Background: an optimization exercise with open tools, aiming at small area and few clock cycles. Do not read the settings as production practice. The RTL was checked by simulation tests, not by an equivalence proof against the original design.

==> design.v <==
module PSUM_ADD #(
    parameter data_width = 25
) (
    input clk,
    input rst_n,
    input signed [data_width-1:0] pe0_data,
    input signed [data_width-1:0] pe1_data,
    input signed [data_width-1:0] pe2_data,
    input signed [data_width-1:0] pe3_data,
    input signed [data_width-1:0] fifo_data,
    output signed [data_width-1:0] out
);
    reg signed [data_width-1:0] psum0;
    reg signed [data_width-1:0] psum1;
    reg signed [data_width-1:0] psum2;
    reg signed [data_width-1:0] out_r;
    assign out = out_r;
    always @(posedge clk or negedge rst_n) begin
        if (!rst_n) begin
            psum0 <= 0;
            psum1 <= 0;
            psum2 <= 0;
            out_r   <= 0;
        end else begin
            psum0 <= pe0_data + pe1_data;
            psum1 <= pe2_data + pe3_data;
            psum2 <= psum0 + psum1;
            out_r <= fifo_data + psum2;
        end
    end
endmodule
module SYNCH_FIFO #(
    parameter data_width = 25,
    parameter addr_width = 8,
    parameter depth      = 61
) (
    input clk,
    input rd_en,
    input wr_en,
    input rst_n,
    output empty,
    output full,
    output reg [data_width-1:0] data_out,
    input [data_width-1:0] data_in
);
    reg [addr_width:0] cnt;
    reg [data_width-1:0] fifo_mem [0:depth-1];
    reg [addr_width-1:0] rd_ptr;
    reg [addr_width-1:0] wr_ptr;
    assign empty = (cnt == 0);
    assign full  = (cnt == depth);
    always @(posedge clk or negedge rst_n) begin
        if (!rst_n)
            rd_ptr   <= 0;
        else if (rd_en && !empty) begin
            if (rd_ptr == depth-1)
                rd_ptr <= 0;
            else
                rd_ptr <= rd_ptr + 1;
        end else 
            rd_ptr <= rd_ptr;
    end
    always @(posedge clk or negedge rst_n) begin
        if (!rst_n) 
            data_out <= 0;
        else if (rd_en && !empty)
            data_out <= fifo_mem[rd_ptr];
    end
    always @(posedge clk or negedge rst_n) begin
        if (!rst_n)
            wr_ptr <= 0;
        else if (wr_en  && !full) begin
            if (wr_ptr == depth-1)
                wr_ptr <= 0;
            else
                wr_ptr <= wr_ptr + 1;
        end else 
            wr_ptr <= wr_ptr;
    end
    always @(posedge clk) begin
        if (wr_en  & ~full)
            fifo_mem[wr_ptr] = data_in;
    end
    always @(posedge clk or negedge rst_n) begin
        if (!rst_n)
            cnt <= 0;
        else begin
            case ({wr_en, rd_en})
                2'b00: cnt <= cnt;
                2'b01: cnt <= !empty ? cnt-1 : cnt;
                2'b10: cnt <= !full  ? cnt+1 : cnt;
                2'b11: cnt <= cnt;
            endcase
        end
    end
endmodule
module PSUM_BUFF #(
    parameter data_width = 25,
    parameter addr_width = 8,
    parameter depth      = 61
) (
    input clk,
    input rst_n,
    input p_valid_data,
    input p_write_zero,
    input p_init,
    input odd_cnt,
    input signed [data_width-1:0] pe0_data,
    input signed [data_width-1:0] pe1_data,
    input signed [data_width-1:0] pe2_data,
    input signed [data_width-1:0] pe3_data,
    output [data_width-1:0] fifo_out,
    output valid_fifo_out
);
    reg  [data_width-1:0] fifo_in0;
    reg  [data_width-1:0] fifo_in1;
    wire signed [data_width-1:0] adder_out;
    wire empty0, full0;
    wire empty1, full1;
    reg fifo_rd_en0;
    reg fifo_wr_en0;
    reg fifo_rd_en1;
    reg fifo_wr_en1;
    reg d_odd_cnt;
    always @(posedge clk or negedge rst_n) begin
        if (!rst_n)
            d_odd_cnt <= 0;
        else 
            d_odd_cnt <= odd_cnt;
    end
    reg [3-1:0] p_valid;
    reg [3-1:0] p_write_zero_reg;
    reg [data_width-1:0] fifo_out_i;
    reg [data_width-1:0] fifo_out_a;
    wire [data_width-1:0] fifo_out_i0;
    wire [data_width-1:0] fifo_out_i1;
    always @(*) begin
        if (!rst_n) begin
            fifo_out_i = 0;
            fifo_out_a = 0;
        end else if (~d_odd_cnt) begin
            fifo_out_i = fifo_out_i1;
            fifo_out_a = fifo_out_i0;
        end else begin
            fifo_out_i = fifo_out_i0;
            fifo_out_a = fifo_out_i1;
        end
    end
    assign valid_fifo_out = p_write_zero_reg;
    assign fifo_out = fifo_out_i[data_width-1] ? 0 : fifo_out_i;
    wire write_zero;
    assign write_zero = p_write_zero || p_write_zero_reg;
    always @(*) begin
        if (!rst_n) begin
            fifo_rd_en0 = 0;
            fifo_wr_en0 = 0;
            fifo_rd_en1 = 0;
            fifo_wr_en1 = 0;
            fifo_in0 = 0;
            fifo_in1 = 0;
        end else if (p_init) begin
            fifo_rd_en0 = 0;
            fifo_wr_en0 = 1;
            fifo_rd_en1 = 0;
            fifo_wr_en1 = 1;
            fifo_in0 = 0;
            fifo_in1 = 0;
        end else if (write_zero & d_odd_cnt) begin
            fifo_rd_en0 = p_write_zero;
            fifo_wr_en0 = p_write_zero_reg;
            fifo_rd_en1 = p_valid[0];
            fifo_wr_en1 = p_valid[2];
            fifo_in0 = 0;
            fifo_in1 = adder_out;
        end else if (write_zero & ~d_odd_cnt) begin
            fifo_rd_en1 = p_write_zero;
            fifo_wr_en1 = p_write_zero_reg;
            fifo_rd_en0 = p_valid[0];
            fifo_wr_en0 = p_valid[2];
            fifo_in1 = 0;
            fifo_in0 = adder_out;
        end else if (~d_odd_cnt & ~write_zero) begin
            fifo_rd_en1 = 0;
            fifo_wr_en1 = 0;
            fifo_rd_en0 = p_valid[0];
            fifo_wr_en0 = p_valid[2];
            fifo_in1 = 0;
            fifo_in0 = adder_out;
        end else if (d_odd_cnt & ~write_zero) begin
            fifo_rd_en0 = 0;
            fifo_wr_en0 = 0;
            fifo_rd_en1 = p_valid[0];
            fifo_wr_en1 = p_valid[2];
            fifo_in0 = 0;
            fifo_in1 = adder_out;
        end else begin
            fifo_rd_en0 = 0;
            fifo_wr_en0 = 0;
            fifo_rd_en1 = 0;
            fifo_wr_en1 = 0;
            fifo_in0 = 0;
            fifo_in1 = 0;
        end
    end
    always @(posedge clk or negedge rst_n) begin
        if (!rst_n)
            p_valid <= 3'b0;
        else 
            p_valid <= {p_valid[1:0], p_valid_data};
    end
    always @(posedge clk or negedge rst_n) begin
        if (!rst_n)
            p_write_zero_reg <= 1'b0;
        else 
            p_write_zero_reg <= p_write_zero;
    end
    PSUM_ADD #(.data_width(data_width)) adder_tree (
        .clk(clk),
        .rst_n(rst_n),
        .pe0_data(pe0_data),
        .pe1_data(pe1_data),
        .pe2_data(pe2_data),
        .pe3_data(pe3_data),
        .fifo_data(fifo_out_a),
        .out(adder_out)
    );
    SYNCH_FIFO #(
        .data_width(data_width),
        .addr_width(addr_width),
        .depth(depth)
    ) synch_fifo0 (
        .clk(clk),
        .rd_en(fifo_rd_en0),
        .wr_en(fifo_wr_en0),
        .rst_n(rst_n),
        .empty(empty0),
        .full(full0),
        .data_out(fifo_out_i0),
        .data_in(fifo_in0)
    );
    SYNCH_FIFO #(
        .data_width(data_width),
        .addr_width(addr_width),
        .depth(depth)
    ) synch_fifo1 (
        .clk(clk),
        .rd_en(fifo_rd_en1),
        .wr_en(fifo_wr_en1),
        .rst_n(rst_n),
        .empty(empty1),
        .full(full1),
        .data_out(fifo_out_i1),
        .data_in(fifo_in1)
    );
endmodule
module WRITE_BACK #(
    parameter data_width = 25,
    parameter depth = 61
) (
    input  clk,
    input  rst_n,
    input  start_init,
    input  p_filter_end,
    input  [data_width-1:0] row0,
    input  row0_valid,
    input  [data_width-1:0] row1,
    input  row1_valid,
    input  [data_width-1:0] row2,
    input  row2_valid,
    input  [data_width-1:0] row3,
    input  row3_valid,
    input  [data_width-1:0] row4,
    input  row4_valid,
    output p_write_zero0,
    output p_write_zero1,
    output p_write_zero2,
    output p_write_zero3,
    output p_write_zero4,
    output p_init,
    output [data_width-1:0] out_port0,
    output [data_width-1:0] out_port1,
    output port0_valid,
    output port1_valid,
    output start_conv,
    output odd_cnt
);
    localparam IDLE         = 4'd0;
    localparam INIT_BUFF    = 4'd1;
    localparam START_CONV   = 4'd2;
    localparam WAIT_ADD     = 4'd3;
    localparam WAIT_WRITE0    = 4'd4;
    localparam ROW_0_1      = 4'd5;
    localparam CLEAR_0_1    = 4'd6;
    localparam ROW_2_3      = 4'd7;
    localparam CLEAR_2_3    = 4'd8;
    localparam ROW_5        = 4'd9;
    localparam CLEAR_START_CONV = 4'd10;
    localparam CLEAR_CNT    = 4'd11;
    reg [3:0] st_next;
    reg [3:0] st_cur;
    reg [7:0] cnt;
    always @(posedge clk or negedge rst_n) begin
        if (!rst_n)
            st_cur <= IDLE;
        else 
            st_cur <= st_next;
    end
    always @(*) begin
        st_next = st_cur;
        case(st_cur)
            IDLE:
                if (start_init)
                    st_next = INIT_BUFF;
                else
                    st_next = IDLE;
            INIT_BUFF:
                if (cnt == depth-1)
                    st_next = START_CONV;
                else
                    st_next = INIT_BUFF;
            START_CONV:
                if (cnt >= depth+2)
                    st_next = CLEAR_START_CONV;
                else 
                    st_next = START_CONV;
            CLEAR_START_CONV:
                if (p_filter_end)
                    st_next = WAIT_ADD;
                else
                    st_next = CLEAR_START_CONV;
            WAIT_ADD:
                if (cnt == depth-1)
                    st_next = WAIT_WRITE0;
                else
                    st_next = WAIT_ADD;
            WAIT_WRITE0:
                st_next = CLEAR_CNT;
            CLEAR_CNT:
                st_next = ROW_0_1;
            ROW_0_1:
                if (cnt == depth-1)
                    st_next = CLEAR_0_1;
                else
                    st_next = ROW_0_1;
            CLEAR_0_1:
                st_next = ROW_2_3;
            ROW_2_3:
                if (cnt == depth-1)
                    st_next = CLEAR_2_3;
                else
                    st_next = ROW_2_3;
            CLEAR_2_3:
                st_next = ROW_5;
            ROW_5:
                if (cnt == depth-1)
                    st_next = CLEAR_START_CONV;
                else
                    st_next = ROW_5;
            default:
                st_next = IDLE;  
        endcase
    end
    reg p_write_zero0_r;
    reg p_write_zero1_r;
    reg p_write_zero2_r;
    reg p_write_zero3_r;
    reg p_write_zero4_r;
    reg p_init_r;
    reg [data_width-1:0] out_port0_r;
    reg [data_width-1:0] out_port1_r;
    reg port0_valid_r;
    reg port1_valid_r;
    reg start_conv_r;
    always @(posedge clk or negedge rst_n) begin
        if (!rst_n)
            start_conv_r <= 0;
        else if (st_cur == START_CONV || st_cur == CLEAR_CNT)
            start_conv_r <= 1;
        else
            start_conv_r <= 0;
    end
    assign start_conv = start_conv_r;
    reg odd_cnt_r;
    always @(posedge clk or negedge rst_n) begin
        if (!rst_n)
            odd_cnt_r <= 0;
        else if (st_cur == CLEAR_CNT)
            odd_cnt_r <= ~odd_cnt;
        else
            odd_cnt_r <= odd_cnt;
    end
    assign odd_cnt = odd_cnt_r;
    always @(posedge clk or negedge rst_n) begin
        if (!rst_n) begin
            p_write_zero0_r <= 0;
            p_write_zero1_r <= 0;
        end else if (st_cur == ROW_0_1) begin
            p_write_zero0_r <= 1;  
            p_write_zero1_r <= 1;
        end else begin
            p_write_zero0_r <= 0;
            p_write_zero1_r <= 0;
        end
    end
    always @(posedge clk or negedge rst_n) begin
        if (!rst_n) begin
            p_write_zero2_r <= 0;
            p_write_zero3_r <= 0;
        end else if (st_cur == ROW_2_3) begin
            p_write_zero2_r <= 1;  
            p_write_zero3_r <= 1;
        end else begin
            p_write_zero2_r <= 0;
            p_write_zero3_r <= 0;
        end
    end
    always @(posedge clk or negedge rst_n) begin
        if (!rst_n) begin
            p_write_zero4_r <= 0;
        end else if (st_cur == ROW_5) begin
            p_write_zero4_r <= 1;  
        end else begin
            p_write_zero4_r <= 0;
        end
    end
    assign p_write_zero0 = p_write_zero0_r;
    assign p_write_zero1 = p_write_zero1_r;
    assign p_write_zero2 = p_write_zero2_r;
    assign p_write_zero3 = p_write_zero3_r;
    assign p_write_zero4 = p_write_zero4_r;   
    always @(posedge clk or negedge rst_n) begin
        if (!rst_n)
            p_init_r <= 0;
        else if (st_cur == INIT_BUFF)
            p_init_r <= 1;
        else
            p_init_r <= 0;
    end
    assign p_init = p_init_r;
    always @(posedge clk or negedge rst_n) begin
        if (!rst_n)
            cnt <= 0;
        else if (st_cur == IDLE || st_cur == CLEAR_0_1  || st_cur == CLEAR_START_CONV
            || st_cur == CLEAR_2_3 || st_cur == CLEAR_CNT)
            cnt <= 0;
        else 
            cnt <= cnt + 1;
    end
    always @(posedge clk or negedge rst_n) begin
        if (!rst_n) begin
            out_port0_r <= 0;
            out_port1_r <= 0;
            port0_valid_r <= 0;
            port1_valid_r <= 0;
        end else begin
            case({row0_valid, row1_valid, row2_valid, row3_valid, row4_valid})
                5'b11000 : begin
                    out_port0_r <= row0;
                    out_port1_r <= row1;
                    port0_valid_r <= row0_valid;
                    port1_valid_r <= row1_valid;
                end
                5'b00110 : begin
                    out_port0_r <= row2;
                    out_port1_r <= row3;
                    port0_valid_r <= row2_valid;
                    port1_valid_r <= row3_valid;
                end
                5'b00001 : begin
                    out_port0_r <= row4;
                    out_port1_r <= 0;
                    port0_valid_r <= row4_valid;
                    port1_valid_r <= 0;
                end
                default : begin
                    out_port0_r <= 0;
                    out_port1_r <= 0;
                    port0_valid_r <= 0;
                    port1_valid_r <= 0;
                end    
            endcase
        end
    end
    assign out_port0 = out_port0_r;
    assign out_port1 = out_port1_r;
    assign port0_valid = port0_valid_r;
    assign port1_valid = port1_valid_r;
endmodule
module PE (clk, rst_n, ifm_input0, ifm_input1, ifm_input2, ifm_input3, 
            wgt_input0, wgt_input1, wgt_input2, wgt_input3, p_sum);
input clk;
input rst_n;
input signed [7:0] ifm_input0;
input signed [7:0] ifm_input1;
input signed [7:0] ifm_input2;
input signed [7:0] ifm_input3;
input signed [7:0] wgt_input0;
input signed [7:0] wgt_input1;
input signed [7:0] wgt_input2;
input signed [7:0] wgt_input3;
output signed [24:0] p_sum;
reg signed [15:0] product [3:0];
reg signed [16:0] pp_sum [1:0];
reg signed [24:0] p_sum;
integer i;
integer j;
always @(posedge clk or negedge rst_n) 
    if (~rst_n) 
    begin
        for(i = 0; i < 4; i = i + 1) 
        begin
            product[i] <= 0;
        end
        for(i = 0; i < 2; i = i + 1) 
        begin
            pp_sum[i] <= 0;
        end
        p_sum <= 0;
    end
    else
    begin
        product[0] <= ifm_input0 * wgt_input0;
        product[1] <= ifm_input1 * wgt_input1;
        product[2] <= ifm_input2 * wgt_input2;
        product[3] <= ifm_input3 * wgt_input3;
        pp_sum[0] <= product[0] + product[1];
        pp_sum[1] <= product[2] + product[3];
        p_sum <= pp_sum[0] + pp_sum[1];
    end
endmodule  
module IFM_BUF (clk, rst_n, ifm_input, ifm_read, ifm_buf0, ifm_buf1, ifm_buf2, ifm_buf3);
input clk;
input rst_n;
input signed [7:0] ifm_input;
input ifm_read;
output signed [7:0] ifm_buf0;
output signed [7:0] ifm_buf1;
output signed [7:0] ifm_buf2;
output signed [7:0] ifm_buf3;
reg signed [7:0] ifm_buf [3:0];
integer i;
always @(posedge clk or negedge rst_n) 
    if (~rst_n) 
    begin
        for(i = 0; i < 4; i = i + 1) 
        begin
            ifm_buf[i] <= 0;
        end
    end
    else
    begin
        if(ifm_read)
        begin
            ifm_buf[3] <= ifm_buf[2];
            ifm_buf[2] <= ifm_buf[1];
            ifm_buf[1] <= ifm_buf[0];
            ifm_buf[0] <= ifm_input;
        end
        else 
        begin
            ifm_buf[3] <= ifm_buf[3];
            ifm_buf[2] <= ifm_buf[2];
            ifm_buf[1] <= ifm_buf[1];
            ifm_buf[0] <= ifm_buf[0];
        end
    end
assign ifm_buf0 = ifm_buf[0];
assign ifm_buf1 = ifm_buf[1];
assign ifm_buf2 = ifm_buf[2];
assign ifm_buf3 = ifm_buf[3];
endmodule 
module WGT_BUF (clk, rst_n, wgt_input, wgt_read, wgt_buf0, wgt_buf1, wgt_buf2, wgt_buf3);
input clk;
input rst_n;
input signed [7:0] wgt_input;
input wgt_read;
output signed [7:0] wgt_buf0;
output signed [7:0] wgt_buf1;
output signed [7:0] wgt_buf2;
output signed [7:0] wgt_buf3;
reg signed [7:0] wgt_buf [3:0];
integer i;
always @(posedge clk or negedge rst_n) 
    if (~rst_n) 
    begin
        for(i = 0; i < 4; i = i + 1) 
        begin
            wgt_buf[i] <= 0;
        end
    end
    else
    begin
        if(wgt_read)
        begin
            wgt_buf[3] <= wgt_buf[2];
            wgt_buf[2] <= wgt_buf[1];
            wgt_buf[1] <= wgt_buf[0];
            wgt_buf[0] <= wgt_input;
        end
        else
        begin
            wgt_buf[3] <= wgt_buf[3];
            wgt_buf[2] <= wgt_buf[2];
            wgt_buf[1] <= wgt_buf[1];
            wgt_buf[0] <= wgt_buf[0];
        end
    end
    assign wgt_buf0 = wgt_buf[0];
    assign wgt_buf1 = wgt_buf[1];
    assign wgt_buf2 = wgt_buf[2];
    assign wgt_buf3 = wgt_buf[3];
endmodule 
module PE_FSM (clk, rst_n, start_conv, start_again, cfg_ci, cfg_co, 
            ifm_read, wgt_read, p_valid_output, last_chanel_output, end_conv
);
input clk;
input rst_n;
input start_conv;
input start_again;
input [1:0] cfg_ci;
input [1:0] cfg_co;
output ifm_read;
output wgt_read;
output p_valid_output;
output last_chanel_output;
output end_conv;
reg [5:0] ci;
reg [5:0] co;
reg [5:0] cnt1;
reg [8:0] cnt2;
reg [4:0] cnt3;
reg [2:0] current_state;
reg [2:0] next_state;
reg ifm_read;
reg wgt_read;
reg p_valid;
reg last_chanel;
reg end_conv;
parameter [2:0]
    IDLE = 3'b000,
    S1 = 3'b001,
    S2 = 3'b010,
    FINISH = 3'b100; 
parameter[6:0] tile_length =  16;
always @ (posedge clk or negedge rst_n)
    if(!rst_n)
        current_state <= IDLE;
    else
        current_state <= next_state; 
always @(posedge clk or negedge rst_n) begin
    if (!rst_n) begin
        ci <= 0;
        co <= 0;
    end else if(start_conv) begin
        ci <= ((cfg_ci + 6'b000001) << 3);
        co <= ((cfg_co + 6'b000001) << 3);
    end
end
always @ (current_state or start_conv or start_again or cnt1 or cnt2) 
begin
    next_state = 3'bx; 
    case(current_state)
        IDLE: 
            if(start_again)
                next_state = S1;
            else if(start_again && cnt2 == 0 && cnt3 == 0)
                next_state = FINISH;
            else
                next_state = IDLE;
        S1: 
            next_state = (cnt1 == 4) ? S2 : S1;
        S2:
            if(cnt2 == 0 && cnt1 == 0)
                next_state = IDLE;
            else if(cnt1 == 0)
                next_state = S1;
            else 
                next_state = S2;
        default:
            next_state = IDLE;
    endcase
end
always @ (posedge clk or negedge rst_n)
    if(!rst_n)
        {ifm_read, wgt_read, p_valid, last_chanel, end_conv} <= 5'b00000;
    else
        begin
            {ifm_read, wgt_read, p_valid, last_chanel, end_conv} <= 5'b00000;
            case(next_state)
                IDLE:
                    {ifm_read, wgt_read, p_valid, last_chanel, end_conv} <= 5'b00000;
                S1: 
                begin
                    {ifm_read, wgt_read, end_conv} <= 3'b110;
                    p_valid <= (cnt1 < 3) ? 0 : 1; 
                    last_chanel <= (cnt1 == 3 && cnt2 == 0) ? 1 : 0; 
                end
                S2:
                    begin
                        {ifm_read, wgt_read, p_valid, end_conv} <= 4'b1010; 
                        last_chanel <= (cnt2 == 0) ? 1 : 0;               
                    end
                FINISH:
                    {ifm_read, wgt_read, p_valid, last_chanel, end_conv} <= 5'b00001;           
                default:
                    {ifm_read, wgt_read, p_valid, last_chanel, end_conv} <= 5'b00000;
            endcase
        end
always @ (posedge clk or negedge rst_n)
    if(!rst_n)
        begin
            cnt1 <= 0;
            cnt2 <= 0;
            cnt3 <= 0;
        end
    else
        begin
            if(next_state == IDLE)
                cnt1 <= 0;
            else
                begin
                    if (cnt1 == tile_length + 2)
                        cnt1 <= 0;
                    else      
                        cnt1 <= cnt1 + 1;
                    if(cnt1 == 0)
                    begin                     
                        if(cnt2 == ci-1)
                            cnt2 <= 0;
                        else
                            cnt2 <= cnt2 + 1;
                        if(cnt2 == 0)
                            if(cnt3 == co*15-1)
                                cnt3 <= 0;
                            else
                                cnt3 <= cnt3 + 1;
                        else 
                            cnt3 <= cnt3;
                    end
                    else
                        cnt2 <= cnt2;
                end
           end
reg [2:0] p_valid_i;
reg [2:0] last_chanel_i;
reg p_valid_output;
reg last_chanel_output;
always @(posedge clk or negedge rst_n)
    if (!rst_n) begin
        p_valid_output     <= 0;
        p_valid_i[2]       <= 0;
        p_valid_i[1]       <= 0;
        p_valid_i[0]       <= 0;
        last_chanel_output <= 0; 
        last_chanel_i[2]   <= 0;
        last_chanel_i[1]   <= 0;
        last_chanel_i[0]   <= 0;
    end else begin
        p_valid_output     <= p_valid_i[2];
        p_valid_i[2]       <= p_valid_i[1];
        p_valid_i[1]       <= p_valid_i[0];
        p_valid_i[0]       <= p_valid;
        last_chanel_output <= last_chanel_i[2]; 
        last_chanel_i[2]   <= last_chanel_i[1];
        last_chanel_i[1]   <= last_chanel_i[0];
        last_chanel_i[0]   <= last_chanel;
    end
endmodule  
module CONV_ACC #(
    parameter out_data_width = 25,
    parameter buf_addr_width = 5,
    parameter buf_depth      = 16
) (
    input  clk,
    input  rst_n,
    input  start_conv,
    input  [1:0] cfg_ci,
    input  [1:0] cfg_co,
    input  [63:0] ifm,
    input  [31:0] weight,
    output [24:0] ofm_port0,
    output [24:0] ofm_port1,
    output ofm_port0_v,
    output ofm_port1_v,
    output ifm_read,
    output wgt_read,
    output end_conv
);
    reg [7:0] rows [0:7];
    always @(*) begin
        rows[0] = ifm[7:0];
        rows[1] = ifm[15:8];
        rows[2] = ifm[23:16];
        rows[3] = ifm[31:24];
        rows[4] = ifm[39:32];
        rows[5] = ifm[47:40];
        rows[6] = ifm[55:48];
        rows[7] = ifm[63:56];
    end
    reg [7:0] wgts [0:3];
    always @(*) begin
        wgts[0] = weight[7:0];
        wgts[1] = weight[15:8];
        wgts[2] = weight[23:16];
        wgts[3] = weight[31:24];
    end
    wire ifm_read_en;
    wire wgt_read_en;
    assign ifm_read = ifm_read_en;
    assign wgt_read = wgt_read_en;
    wire [out_data_width-1:0] pe00_data, pe10_data, pe20_data, pe30_data;
    wire [out_data_width-1:0] pe01_data, pe11_data, pe21_data, pe31_data;
    wire [out_data_width-1:0] pe02_data, pe12_data, pe22_data, pe32_data;
    wire [out_data_width-1:0] pe03_data, pe13_data, pe23_data, pe33_data;
    wire [out_data_width-1:0] pe04_data, pe14_data, pe24_data, pe34_data;
    wire p_filter_end, p_valid_data, start_again;
    PE_FSM pe_fsm ( .clk(clk), .rst_n(rst_n), .start_conv(start_conv), .start_again(start_again), .cfg_ci(cfg_ci), .cfg_co(cfg_co), 
            .ifm_read(ifm_read_en), .wgt_read(wgt_read_en), .p_valid_output(p_valid_data), 
            .last_chanel_output(p_filter_end), .end_conv(end_conv) );  
    wire [7:0] ifm_buf00, ifm_buf01, ifm_buf02, ifm_buf03;
    wire [7:0] ifm_buf10, ifm_buf11, ifm_buf12, ifm_buf13;
    wire [7:0] ifm_buf20, ifm_buf21, ifm_buf22, ifm_buf23;
    wire [7:0] ifm_buf30, ifm_buf31, ifm_buf32, ifm_buf33;
    wire [7:0] ifm_buf40, ifm_buf41, ifm_buf42, ifm_buf43;
    wire [7:0] ifm_buf50, ifm_buf51, ifm_buf52, ifm_buf53;
    wire [7:0] ifm_buf60, ifm_buf61, ifm_buf62, ifm_buf63;
    wire [7:0] ifm_buf70, ifm_buf71, ifm_buf72, ifm_buf73;
	wire [7:0] wgt_buf00, wgt_buf01, wgt_buf02, wgt_buf03;
	wire [7:0] wgt_buf10, wgt_buf11, wgt_buf12, wgt_buf13;
	wire [7:0] wgt_buf20, wgt_buf21, wgt_buf22, wgt_buf23;
	wire [7:0] wgt_buf30, wgt_buf31, wgt_buf32, wgt_buf33;
	IFM_BUF ifm_buf0( .clk(clk), .rst_n(rst_n), .ifm_input(rows[0]), .ifm_read(ifm_read_en), 
	.ifm_buf0(ifm_buf00), .ifm_buf1(ifm_buf01), .ifm_buf2(ifm_buf02), .ifm_buf3(ifm_buf03));
	IFM_BUF ifm_buf1( .clk(clk), .rst_n(rst_n), .ifm_input(rows[1]), .ifm_read(ifm_read_en), 
	.ifm_buf0(ifm_buf10), .ifm_buf1(ifm_buf11), .ifm_buf2(ifm_buf12), .ifm_buf3(ifm_buf13));
	IFM_BUF ifm_buf2( .clk(clk), .rst_n(rst_n), .ifm_input(rows[2]), .ifm_read(ifm_read_en), 
	.ifm_buf0(ifm_buf20), .ifm_buf1(ifm_buf21), .ifm_buf2(ifm_buf22), .ifm_buf3(ifm_buf23));
	IFM_BUF ifm_buf3( .clk(clk), .rst_n(rst_n), .ifm_input(rows[3]), .ifm_read(ifm_read_en), 
	.ifm_buf0(ifm_buf30), .ifm_buf1(ifm_buf31), .ifm_buf2(ifm_buf32), .ifm_buf3(ifm_buf33));
	IFM_BUF ifm_buf4( .clk(clk), .rst_n(rst_n), .ifm_input(rows[4]), .ifm_read(ifm_read_en), 
	.ifm_buf0(ifm_buf40), .ifm_buf1(ifm_buf41), .ifm_buf2(ifm_buf42), .ifm_buf3(ifm_buf43));
	IFM_BUF ifm_buf5( .clk(clk), .rst_n(rst_n), .ifm_input(rows[5]), .ifm_read(ifm_read_en), 
	.ifm_buf0(ifm_buf50), .ifm_buf1(ifm_buf51), .ifm_buf2(ifm_buf52), .ifm_buf3(ifm_buf53));
	IFM_BUF ifm_buf6( .clk(clk), .rst_n(rst_n), .ifm_input(rows[6]), .ifm_read(ifm_read_en), 
	.ifm_buf0(ifm_buf60), .ifm_buf1(ifm_buf61), .ifm_buf2(ifm_buf62), .ifm_buf3(ifm_buf63));
	IFM_BUF ifm_buf7( .clk(clk), .rst_n(rst_n), .ifm_input(rows[7]), .ifm_read(ifm_read_en), 
	.ifm_buf0(ifm_buf70), .ifm_buf1(ifm_buf71), .ifm_buf2(ifm_buf72), .ifm_buf3(ifm_buf73));
	WGT_BUF wgt_buf0( .clk(clk), .rst_n(rst_n), .wgt_input(wgts[0]), .wgt_read(wgt_read_en), 
	.wgt_buf0(wgt_buf00), .wgt_buf1(wgt_buf01), .wgt_buf2(wgt_buf02), .wgt_buf3(wgt_buf03));
	WGT_BUF wgt_buf1( .clk(clk), .rst_n(rst_n), .wgt_input(wgts[1]), .wgt_read(wgt_read_en), 
	.wgt_buf0(wgt_buf10), .wgt_buf1(wgt_buf11), .wgt_buf2(wgt_buf12), .wgt_buf3(wgt_buf13));
	WGT_BUF wgt_buf2( .clk(clk), .rst_n(rst_n), .wgt_input(wgts[2]), .wgt_read(wgt_read_en), 
	.wgt_buf0(wgt_buf20), .wgt_buf1(wgt_buf21), .wgt_buf2(wgt_buf22), .wgt_buf3(wgt_buf23));
	WGT_BUF wgt_buf3( .clk(clk), .rst_n(rst_n), .wgt_input(wgts[3]), .wgt_read(wgt_read_en), 
	.wgt_buf0(wgt_buf30), .wgt_buf1(wgt_buf31), .wgt_buf2(wgt_buf32), .wgt_buf3(wgt_buf33));
	PE pe00( .clk(clk), .rst_n(rst_n), .ifm_input0(ifm_buf00), .ifm_input1(ifm_buf01), .ifm_input2(ifm_buf02), .ifm_input3(ifm_buf03), 
	.wgt_input0(wgt_buf00), .wgt_input1(wgt_buf01), .wgt_input2(wgt_buf02), .wgt_input3(wgt_buf03), .p_sum(pe00_data) );
	PE pe01( .clk(clk), .rst_n(rst_n), .ifm_input0(ifm_buf10), .ifm_input1(ifm_buf11), .ifm_input2(ifm_buf12), .ifm_input3(ifm_buf13), 
	.wgt_input0(wgt_buf00), .wgt_input1(wgt_buf01), .wgt_input2(wgt_buf02), .wgt_input3(wgt_buf03), .p_sum(pe01_data) );
	PE pe02( .clk(clk), .rst_n(rst_n), .ifm_input0(ifm_buf20), .ifm_input1(ifm_buf21), .ifm_input2(ifm_buf22), .ifm_input3(ifm_buf23), 
	.wgt_input0(wgt_buf00), .wgt_input1(wgt_buf01), .wgt_input2(wgt_buf02), .wgt_input3(wgt_buf03), .p_sum(pe02_data) );
	PE pe03( .clk(clk), .rst_n(rst_n), .ifm_input0(ifm_buf30), .ifm_input1(ifm_buf31), .ifm_input2(ifm_buf32), .ifm_input3(ifm_buf33), 
	.wgt_input0(wgt_buf00), .wgt_input1(wgt_buf01), .wgt_input2(wgt_buf02), .wgt_input3(wgt_buf03), .p_sum(pe03_data) );
	PE pe04( .clk(clk), .rst_n(rst_n), .ifm_input0(ifm_buf40), .ifm_input1(ifm_buf41), .ifm_input2(ifm_buf42), .ifm_input3(ifm_buf43), 
	.wgt_input0(wgt_buf00), .wgt_input1(wgt_buf01), .wgt_input2(wgt_buf02), .wgt_input3(wgt_buf03), .p_sum(pe04_data) );
	PE pe10( .clk(clk), .rst_n(rst_n), .ifm_input0(ifm_buf10), .ifm_input1(ifm_buf11), .ifm_input2(ifm_buf12), .ifm_input3(ifm_buf13), 
	.wgt_input0(wgt_buf10), .wgt_input1(wgt_buf11), .wgt_input2(wgt_buf12), .wgt_input3(wgt_buf13), .p_sum(pe10_data) );
	PE pe11( .clk(clk), .rst_n(rst_n), .ifm_input0(ifm_buf20), .ifm_input1(ifm_buf21), .ifm_input2(ifm_buf22), .ifm_input3(ifm_buf23), 
	.wgt_input0(wgt_buf10), .wgt_input1(wgt_buf11), .wgt_input2(wgt_buf12), .wgt_input3(wgt_buf13), .p_sum(pe11_data) );
	PE pe12( .clk(clk), .rst_n(rst_n), .ifm_input0(ifm_buf30), .ifm_input1(ifm_buf31), .ifm_input2(ifm_buf32), .ifm_input3(ifm_buf33), 
	.wgt_input0(wgt_buf10), .wgt_input1(wgt_buf11), .wgt_input2(wgt_buf12), .wgt_input3(wgt_buf13), .p_sum(pe12_data) );
	PE pe13( .clk(clk), .rst_n(rst_n), .ifm_input0(ifm_buf40), .ifm_input1(ifm_buf41), .ifm_input2(ifm_buf42), .ifm_input3(ifm_buf43), 
	.wgt_input0(wgt_buf10), .wgt_input1(wgt_buf11), .wgt_input2(wgt_buf12), .wgt_input3(wgt_buf13), .p_sum(pe13_data) );
	PE pe14( .clk(clk), .rst_n(rst_n), .ifm_input0(ifm_buf50), .ifm_input1(ifm_buf51), .ifm_input2(ifm_buf52), .ifm_input3(ifm_buf53), 
	.wgt_input0(wgt_buf10), .wgt_input1(wgt_buf11), .wgt_input2(wgt_buf12), .wgt_input3(wgt_buf13), .p_sum(pe14_data) );
	PE pe20( .clk(clk), .rst_n(rst_n), .ifm_input0(ifm_buf20), .ifm_input1(ifm_buf21), .ifm_input2(ifm_buf22), .ifm_input3(ifm_buf23), 
	.wgt_input0(wgt_buf20), .wgt_input1(wgt_buf21), .wgt_input2(wgt_buf22), .wgt_input3(wgt_buf23), .p_sum(pe20_data) );
	PE pe21( .clk(clk), .rst_n(rst_n), .ifm_input0(ifm_buf30), .ifm_input1(ifm_buf31), .ifm_input2(ifm_buf32), .ifm_input3(ifm_buf33), 
	.wgt_input0(wgt_buf20), .wgt_input1(wgt_buf21), .wgt_input2(wgt_buf22), .wgt_input3(wgt_buf23), .p_sum(pe21_data) );
	PE pe22( .clk(clk), .rst_n(rst_n), .ifm_input0(ifm_buf40), .ifm_input1(ifm_buf41), .ifm_input2(ifm_buf42), .ifm_input3(ifm_buf43), 
	.wgt_input0(wgt_buf20), .wgt_input1(wgt_buf21), .wgt_input2(wgt_buf22), .wgt_input3(wgt_buf23), .p_sum(pe22_data) );
	PE pe23( .clk(clk), .rst_n(rst_n), .ifm_input0(ifm_buf50), .ifm_input1(ifm_buf51), .ifm_input2(ifm_buf52), .ifm_input3(ifm_buf53), 
	.wgt_input0(wgt_buf20), .wgt_input1(wgt_buf21), .wgt_input2(wgt_buf22), .wgt_input3(wgt_buf23), .p_sum(pe23_data) );
	PE pe24( .clk(clk), .rst_n(rst_n), .ifm_input0(ifm_buf60), .ifm_input1(ifm_buf61), .ifm_input2(ifm_buf62), .ifm_input3(ifm_buf63), 
	.wgt_input0(wgt_buf20), .wgt_input1(wgt_buf21), .wgt_input2(wgt_buf22), .wgt_input3(wgt_buf23), .p_sum(pe24_data) );
	PE pe30( .clk(clk), .rst_n(rst_n), .ifm_input0(ifm_buf30), .ifm_input1(ifm_buf31), .ifm_input2(ifm_buf32), .ifm_input3(ifm_buf33), 
	.wgt_input0(wgt_buf30), .wgt_input1(wgt_buf31), .wgt_input2(wgt_buf32), .wgt_input3(wgt_buf33), .p_sum(pe30_data) );
	PE pe31( .clk(clk), .rst_n(rst_n), .ifm_input0(ifm_buf40), .ifm_input1(ifm_buf41), .ifm_input2(ifm_buf42), .ifm_input3(ifm_buf43), 
	.wgt_input0(wgt_buf30), .wgt_input1(wgt_buf31), .wgt_input2(wgt_buf32), .wgt_input3(wgt_buf33), .p_sum(pe31_data) );
	PE pe32( .clk(clk), .rst_n(rst_n), .ifm_input0(ifm_buf50), .ifm_input1(ifm_buf51), .ifm_input2(ifm_buf52), .ifm_input3(ifm_buf53), 
	.wgt_input0(wgt_buf30), .wgt_input1(wgt_buf31), .wgt_input2(wgt_buf32), .wgt_input3(wgt_buf33), .p_sum(pe32_data) );
	PE pe33( .clk(clk), .rst_n(rst_n), .ifm_input0(ifm_buf60), .ifm_input1(ifm_buf61), .ifm_input2(ifm_buf62), .ifm_input3(ifm_buf63), 
	.wgt_input0(wgt_buf30), .wgt_input1(wgt_buf31), .wgt_input2(wgt_buf32), .wgt_input3(wgt_buf33), .p_sum(pe33_data) );
	PE pe34( .clk(clk), .rst_n(rst_n), .ifm_input0(ifm_buf70), .ifm_input1(ifm_buf71), .ifm_input2(ifm_buf72), .ifm_input3(ifm_buf73), 
	.wgt_input0(wgt_buf30), .wgt_input1(wgt_buf31), .wgt_input2(wgt_buf32), .wgt_input3(wgt_buf33), .p_sum(pe34_data) );	
    wire [out_data_width-1:0] fifo_out[0:4];
    wire valid_fifo_out[0:4];
    wire p_write_zero[0:4];
    wire p_init;
    wire odd_cnt;
    WRITE_BACK #(
        .data_width(out_data_width),
        .depth(buf_depth)
    ) writeback_control (
        .clk(clk),
        .rst_n(rst_n),
        .start_init(start_conv),
        .p_filter_end(p_filter_end),
        .row0(fifo_out[0]),
        .row0_valid(valid_fifo_out[0]),
        .row1(fifo_out[1]),
        .row1_valid(valid_fifo_out[1]),
        .row2(fifo_out[2]),
        .row2_valid(valid_fifo_out[2]),
        .row3(fifo_out[3]),
        .row3_valid(valid_fifo_out[3]),
        .row4(fifo_out[4]),
        .row4_valid(valid_fifo_out[4]),
        .p_write_zero0(p_write_zero[0]),
        .p_write_zero1(p_write_zero[1]),
        .p_write_zero2(p_write_zero[2]),
        .p_write_zero3(p_write_zero[3]),
        .p_write_zero4(p_write_zero[4]),
        .p_init(p_init),
        .out_port0(ofm_port0),
        .out_port1(ofm_port1),
        .port0_valid(ofm_port0_v),
        .port1_valid(ofm_port1_v),
        .start_conv(start_again),
        .odd_cnt(odd_cnt)
    );
    PSUM_BUFF #(
        .data_width(out_data_width),
        .addr_width(buf_addr_width),
        .depth(buf_depth)
    ) psum_buff0 (
        .clk(clk),
        .rst_n(rst_n),
        .p_valid_data(p_valid_data),
        .p_write_zero(p_write_zero[0]),
        .p_init(p_init),
        .odd_cnt(odd_cnt),
        .pe0_data(pe00_data),
        .pe1_data(pe10_data),
        .pe2_data(pe20_data),
        .pe3_data(pe30_data),
        .fifo_out(fifo_out[0]),
        .valid_fifo_out(valid_fifo_out[0])
    );
    PSUM_BUFF #(
        .data_width(out_data_width),
        .addr_width(buf_addr_width),
        .depth(buf_depth)
    ) psum_buff1 (
        .clk(clk),
        .rst_n(rst_n),
        .p_valid_data(p_valid_data),
        .p_write_zero(p_write_zero[1]),
        .p_init(p_init),
        .odd_cnt(odd_cnt),
        .pe0_data(pe01_data),
        .pe1_data(pe11_data),
        .pe2_data(pe21_data),
        .pe3_data(pe31_data),
        .fifo_out(fifo_out[1]),
        .valid_fifo_out(valid_fifo_out[1])
    );
    PSUM_BUFF #(
        .data_width(out_data_width),
        .addr_width(buf_addr_width),
        .depth(buf_depth)
    ) psum_buff2 (
        .clk(clk),
        .rst_n(rst_n),
        .p_valid_data(p_valid_data),
        .p_write_zero(p_write_zero[2]),
        .p_init(p_init),
        .odd_cnt(odd_cnt),
        .pe0_data(pe02_data),
        .pe1_data(pe12_data),
        .pe2_data(pe22_data),
        .pe3_data(pe32_data),
        .fifo_out(fifo_out[2]),
        .valid_fifo_out(valid_fifo_out[2])
    );
    PSUM_BUFF #(
        .data_width(out_data_width),
        .addr_width(buf_addr_width),
        .depth(buf_depth)
    ) psum_buff3 (
        .clk(clk),
        .rst_n(rst_n),
        .p_valid_data(p_valid_data),
        .p_write_zero(p_write_zero[3]),
        .p_init(p_init),
        .odd_cnt(odd_cnt),
        .pe0_data(pe03_data),
        .pe1_data(pe13_data),
        .pe2_data(pe23_data),
        .pe3_data(pe33_data),
        .fifo_out(fifo_out[3]),
        .valid_fifo_out(valid_fifo_out[3])
    );
    PSUM_BUFF #(
        .data_width(out_data_width),
        .addr_width(buf_addr_width),
        .depth(buf_depth)
    ) psum_buff4 (
        .clk(clk),
        .rst_n(rst_n),
        .p_valid_data(p_valid_data),
        .p_write_zero(p_write_zero[4]),
        .p_init(p_init),
        .odd_cnt(odd_cnt),
        .pe0_data(pe04_data),
        .pe1_data(pe14_data),
        .pe2_data(pe24_data),
        .pe3_data(pe34_data),
        .fifo_out(fifo_out[4]),
        .valid_fifo_out(valid_fifo_out[4])
    );
endmodule  
==> run.sh <==
#!/bin/bash
# synth_recipe.tcl (not shown) runs the flow's synth.tcl, then flattens the netlist and writes it again
# the make line also repeats each setting of config.mk as NAME=value (left out here)
make -C /OpenROAD-flow-scripts/flow DESIGN_CONFIG=/design/flow/config.mk WORK_HOME=/design/flow/orfs CLKGATE_MAP_FILE= SYNTH_SCRIPT=/design/flow/synth_recipe.tcl finish
==> config.mk <==
export PLATFORM = sky130hd
export DESIGN_NAME = CONV_ACC
export DESIGN_NICKNAME = CONV_ACC
export VERILOG_FILES = /design/flow/design.v
export SDC_FILE = /design/flow/constraint.sdc
export NUM_CORES = 8
export LEC_CHECK = 0
export CAP_MARGIN = 20
export CORE_MARGIN = 2
export CORE_UTILIZATION = 40
export SLEW_MARGIN = 20
==> constraint.sdc <==
create_clock -name core_clock -period 6.5 [get_ports {clk}]
set_input_delay 1.3000 -clock core_clock [delete_from_list [all_inputs] [get_ports {clk}]]
set_output_delay 1.3000 -clock core_clock [all_outputs]
set_load 0.01 [all_outputs]
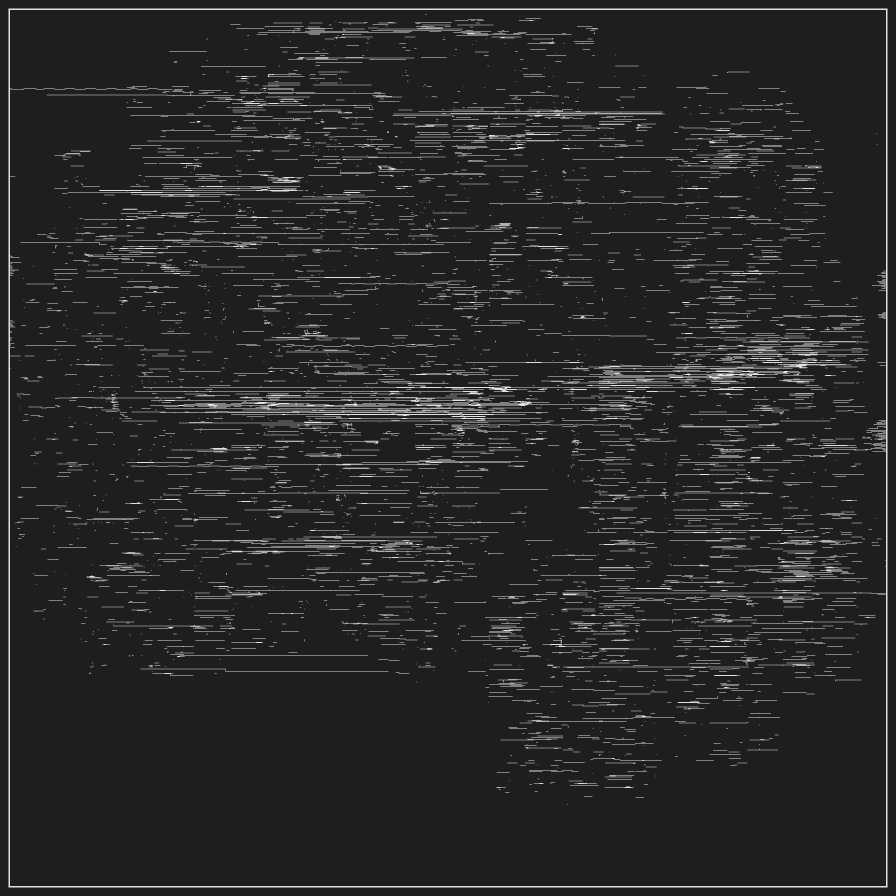
Figure 1: M3 wires.
main direction: horizontal
nets with wire on the layer: 2669
share of all routed wire: 6.1%
wire length on this layer: 89.0 mm
longest straight run: 460 um

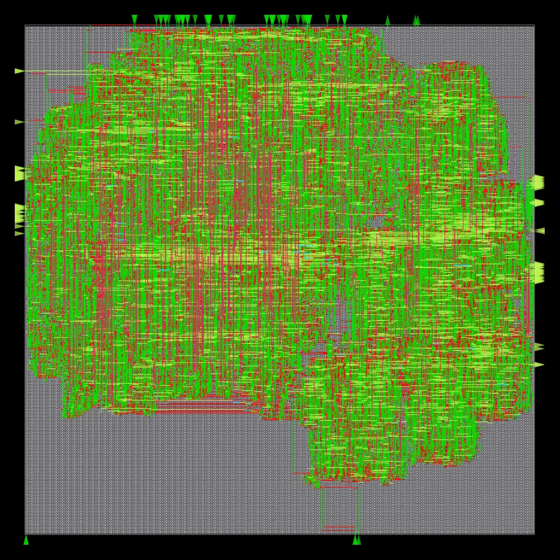
Figure 2: signal routing as the flow saved it.
met3 routed WL: 89.02 mm
DR top layer: met5

==> impl_metrics.json <==
{
  "crit_path_frequent_cell": "fa_1",
  "syn_avg_cell_area_sq_um": 11.69,
  "vias_per_cell": 5.205,
  "final_common_cell": "inv_1",
  "crit_chain": "buf_4, and2_1, fa_1, fa_1, fa_1, inv_1, fa_1, inv_1, ha_1, a21boi_0, o21ai_0, a21boi_0, o21ai_0, a21boi_0, nor4_1, a311o_1",
  "placementRows": 420,
  "path_class": "flip-flop to flip-flop",
  "async_flop_share": 0.4821,
  "r2r_slack_ns": 0.61,
  "first_iter_violations": 25303,
  "ys_top_cells_by_area": "edfxtp_1 23%, dfrtp_1 18%, fa_1 17%, ha_1 9.1%, inv_1 5.4%",
  "max_cap_violations": 0,
  "ctsHtreeMaxLevel": 6,
  "synthFlopType": "edfxtp_1",
  "port_buffers": 153,
  "tightest_slew_ns": 1.392,
  "crit_buf_inv": 3,
  "ff_latch_area_sq_mm": 0.2135,
  "maxSlewHeadroom": 0.06895,
  "die_area_sq_mm": 1.321,
  "antenna_found_initial": 223,
  "wire_per_inst_um": 23.08,
  "placed_area_sq_mm": 0.5502,
  "end_kind": "flip-flop",
  "ys_ff_latch": 7723,
  "fin_crit_ns": 5.888,
  "fin_setup_tns_ns": 0,
  "synth-simple-area-share": 0.1047,
  "arrival_ns": 6.89,
  "netlist_instances": 44886,
  "cp_slowest_stage_delay_ns": 1.17,
  "synth_commonest_cells": "7497 x inv_1, 4490 x fa_1, 4000 x edfxtp_1, 3831 x ha_1, 3723 x dfrtp_1",
  "yosys_warnings": 17,
  "synth_edf_count": 4000,
  "timing.final.crit_share": 0.9059,
  "coreArea_sq_mm": 1.308,
  "fp.dieW_mm": 1.149,
  "multiInputGateArea_sq_mm": 0.2782,
  "place_inst": 61721,
  "cp_max_fo": 17,
  "drv_slew": 0,
  "cts_resized": 0,
  "place.detailed.hpwl_mm": 1095,
  "cp_slowest_cell": "dfrtp_1",
  "yosysMostFrequentCell": "inv_1",
  "path_clk_slew_ns": 0.06,
  "globalRouteTotalUtil": 0.2218,
  "dr.pass1.iters": 6,
  "synth_compound_area_frac": 0.05815,
  "grt_max_degree": 163,
  "timing.hold.ws_ns": 0.2774,
  "mostFrequentLayoutCells": "7497 x inv_1, 4490 x fa_1, 4000 x edfxtp_1, 3831 x ha_1, 3596 x and2_1",
  "detail-route-antenna-nets": 0,
  "dp_slack_ns": 0.7940,
  "cts_made_buffers": 840,
  "grt_overflow": 0,
  "status": "timing/DRC/antenna clean",
  "worstPathRequired_ns": 7.50,
  "syn2layout_area_growth_pct": 10.55,
  "hold_path.class": "flip-flop to flip-flop",
  "synth.top_cell.area_share": 0.2289,
  "fin_util": 0.4436,
  "cts_tree": "yes",
  "final_cells": 63573,
  "synth_top_family_by_area": "adder cells",
  "insertion_delay_ns": 1.23,
  "post_route_cells_drive_above_1_share": 0.08993,
  "vias": 330929,
  "hold_viol_final": 0,
  "ios": 158,
  "yosys.area_share.xor_xnor": 0.03767,
  "fin_area_sq_mm": 0.5802,
  "synthMuxAreaShare": 0.06587,
  "yosysTopAreaCell": "edfxtp_1",
  "critPathTopFamily": "adder cells",
  "drc": 0,
  "fin_worst_skew_ns": 0.1255,
  "hold_buffers": 1,
  "syn_area_sq_mm": 0.5248,
  "grt_setup_unrepaired": "false",
  "place_congestion": 0.9412
}
Testbench counts, summed over its fixed seeds: cycles 39,520.
[cell type report]
| type | instances | share of cell area |
|---|---|---|
| timing repair buffer | 1041 | 0.01581 |
| antenna | 267 | 0.001152 |
| inverter | 7502 | 0.04854 |
| clock inverter | 444 | 0.009588 |
| clock buffer | 1128 | 0.04016 |
| multi-input combinational | 28166 | 0.4794 |
| tap | 17302 | 0.03731 |
| sequential | 7723 | 0.3680 |
[path summary, 6_finish.rpt]
path / end / from / depth (start not counted)
worst max register to register: pe20.product[3][14] / wgt_buf2.wgt_buf[3][6] / 16
worst max-delay path: pe20.product[3][14] / wgt_buf2.wgt_buf[3][6] / 16
worst min register to register: psum_buff4.p_valid[0] / pe_fsm.p_valid_output / 0
min in group asynchronous: psum_buff2.adder_tree.out_r[0] / rst_n / 2
worst min-delay path: psum_buff4.p_valid[0] / pe_fsm.p_valid_output / 0
max in group asynchronous: wgt_buf0.wgt_buf[3][0] / rst_n / 6
[per-layer routing]
layer	wire length, um	part of all wire	global-route usage
met2	693000	0.47	0.3662
met4	82640	0.056	0.1047
met5	324	0.00022	0
met1	602100	0.41	0.2883
met3	89020	0.061	0.03355

static timing again, ports no longer ideal:
The flow's constraints put no driver on any port. The routed layout listed below was extracted and timed again, unchanged, in two steps. Step 1, drivers: a clkbuf_16 drives clk and a buf_2 each remaining input, both assumed. Step 2 adds t to the input delays and takes it off the output delays; t is the mean of the earliest and latest rising clock arrival at the registers after step 1. Input paths then give back, and output paths get back, about the clock's delay inside the block. Slacks: no drivers / after step 1 / after step 2; pairs: no drivers / after step 1.
t (ns): 1.347
setup slack, ns: 0.612 / 0.612 / 0.612
hold WS [ns]: 0.277 / 0.277 / 0.277
worst slew at a driven data input, ns: 0.19
After both steps setup and hold are still met in this run. For this run, drivers alone change the setup slack by 0.000 ns; drivers and shift together by 0.000 ns.
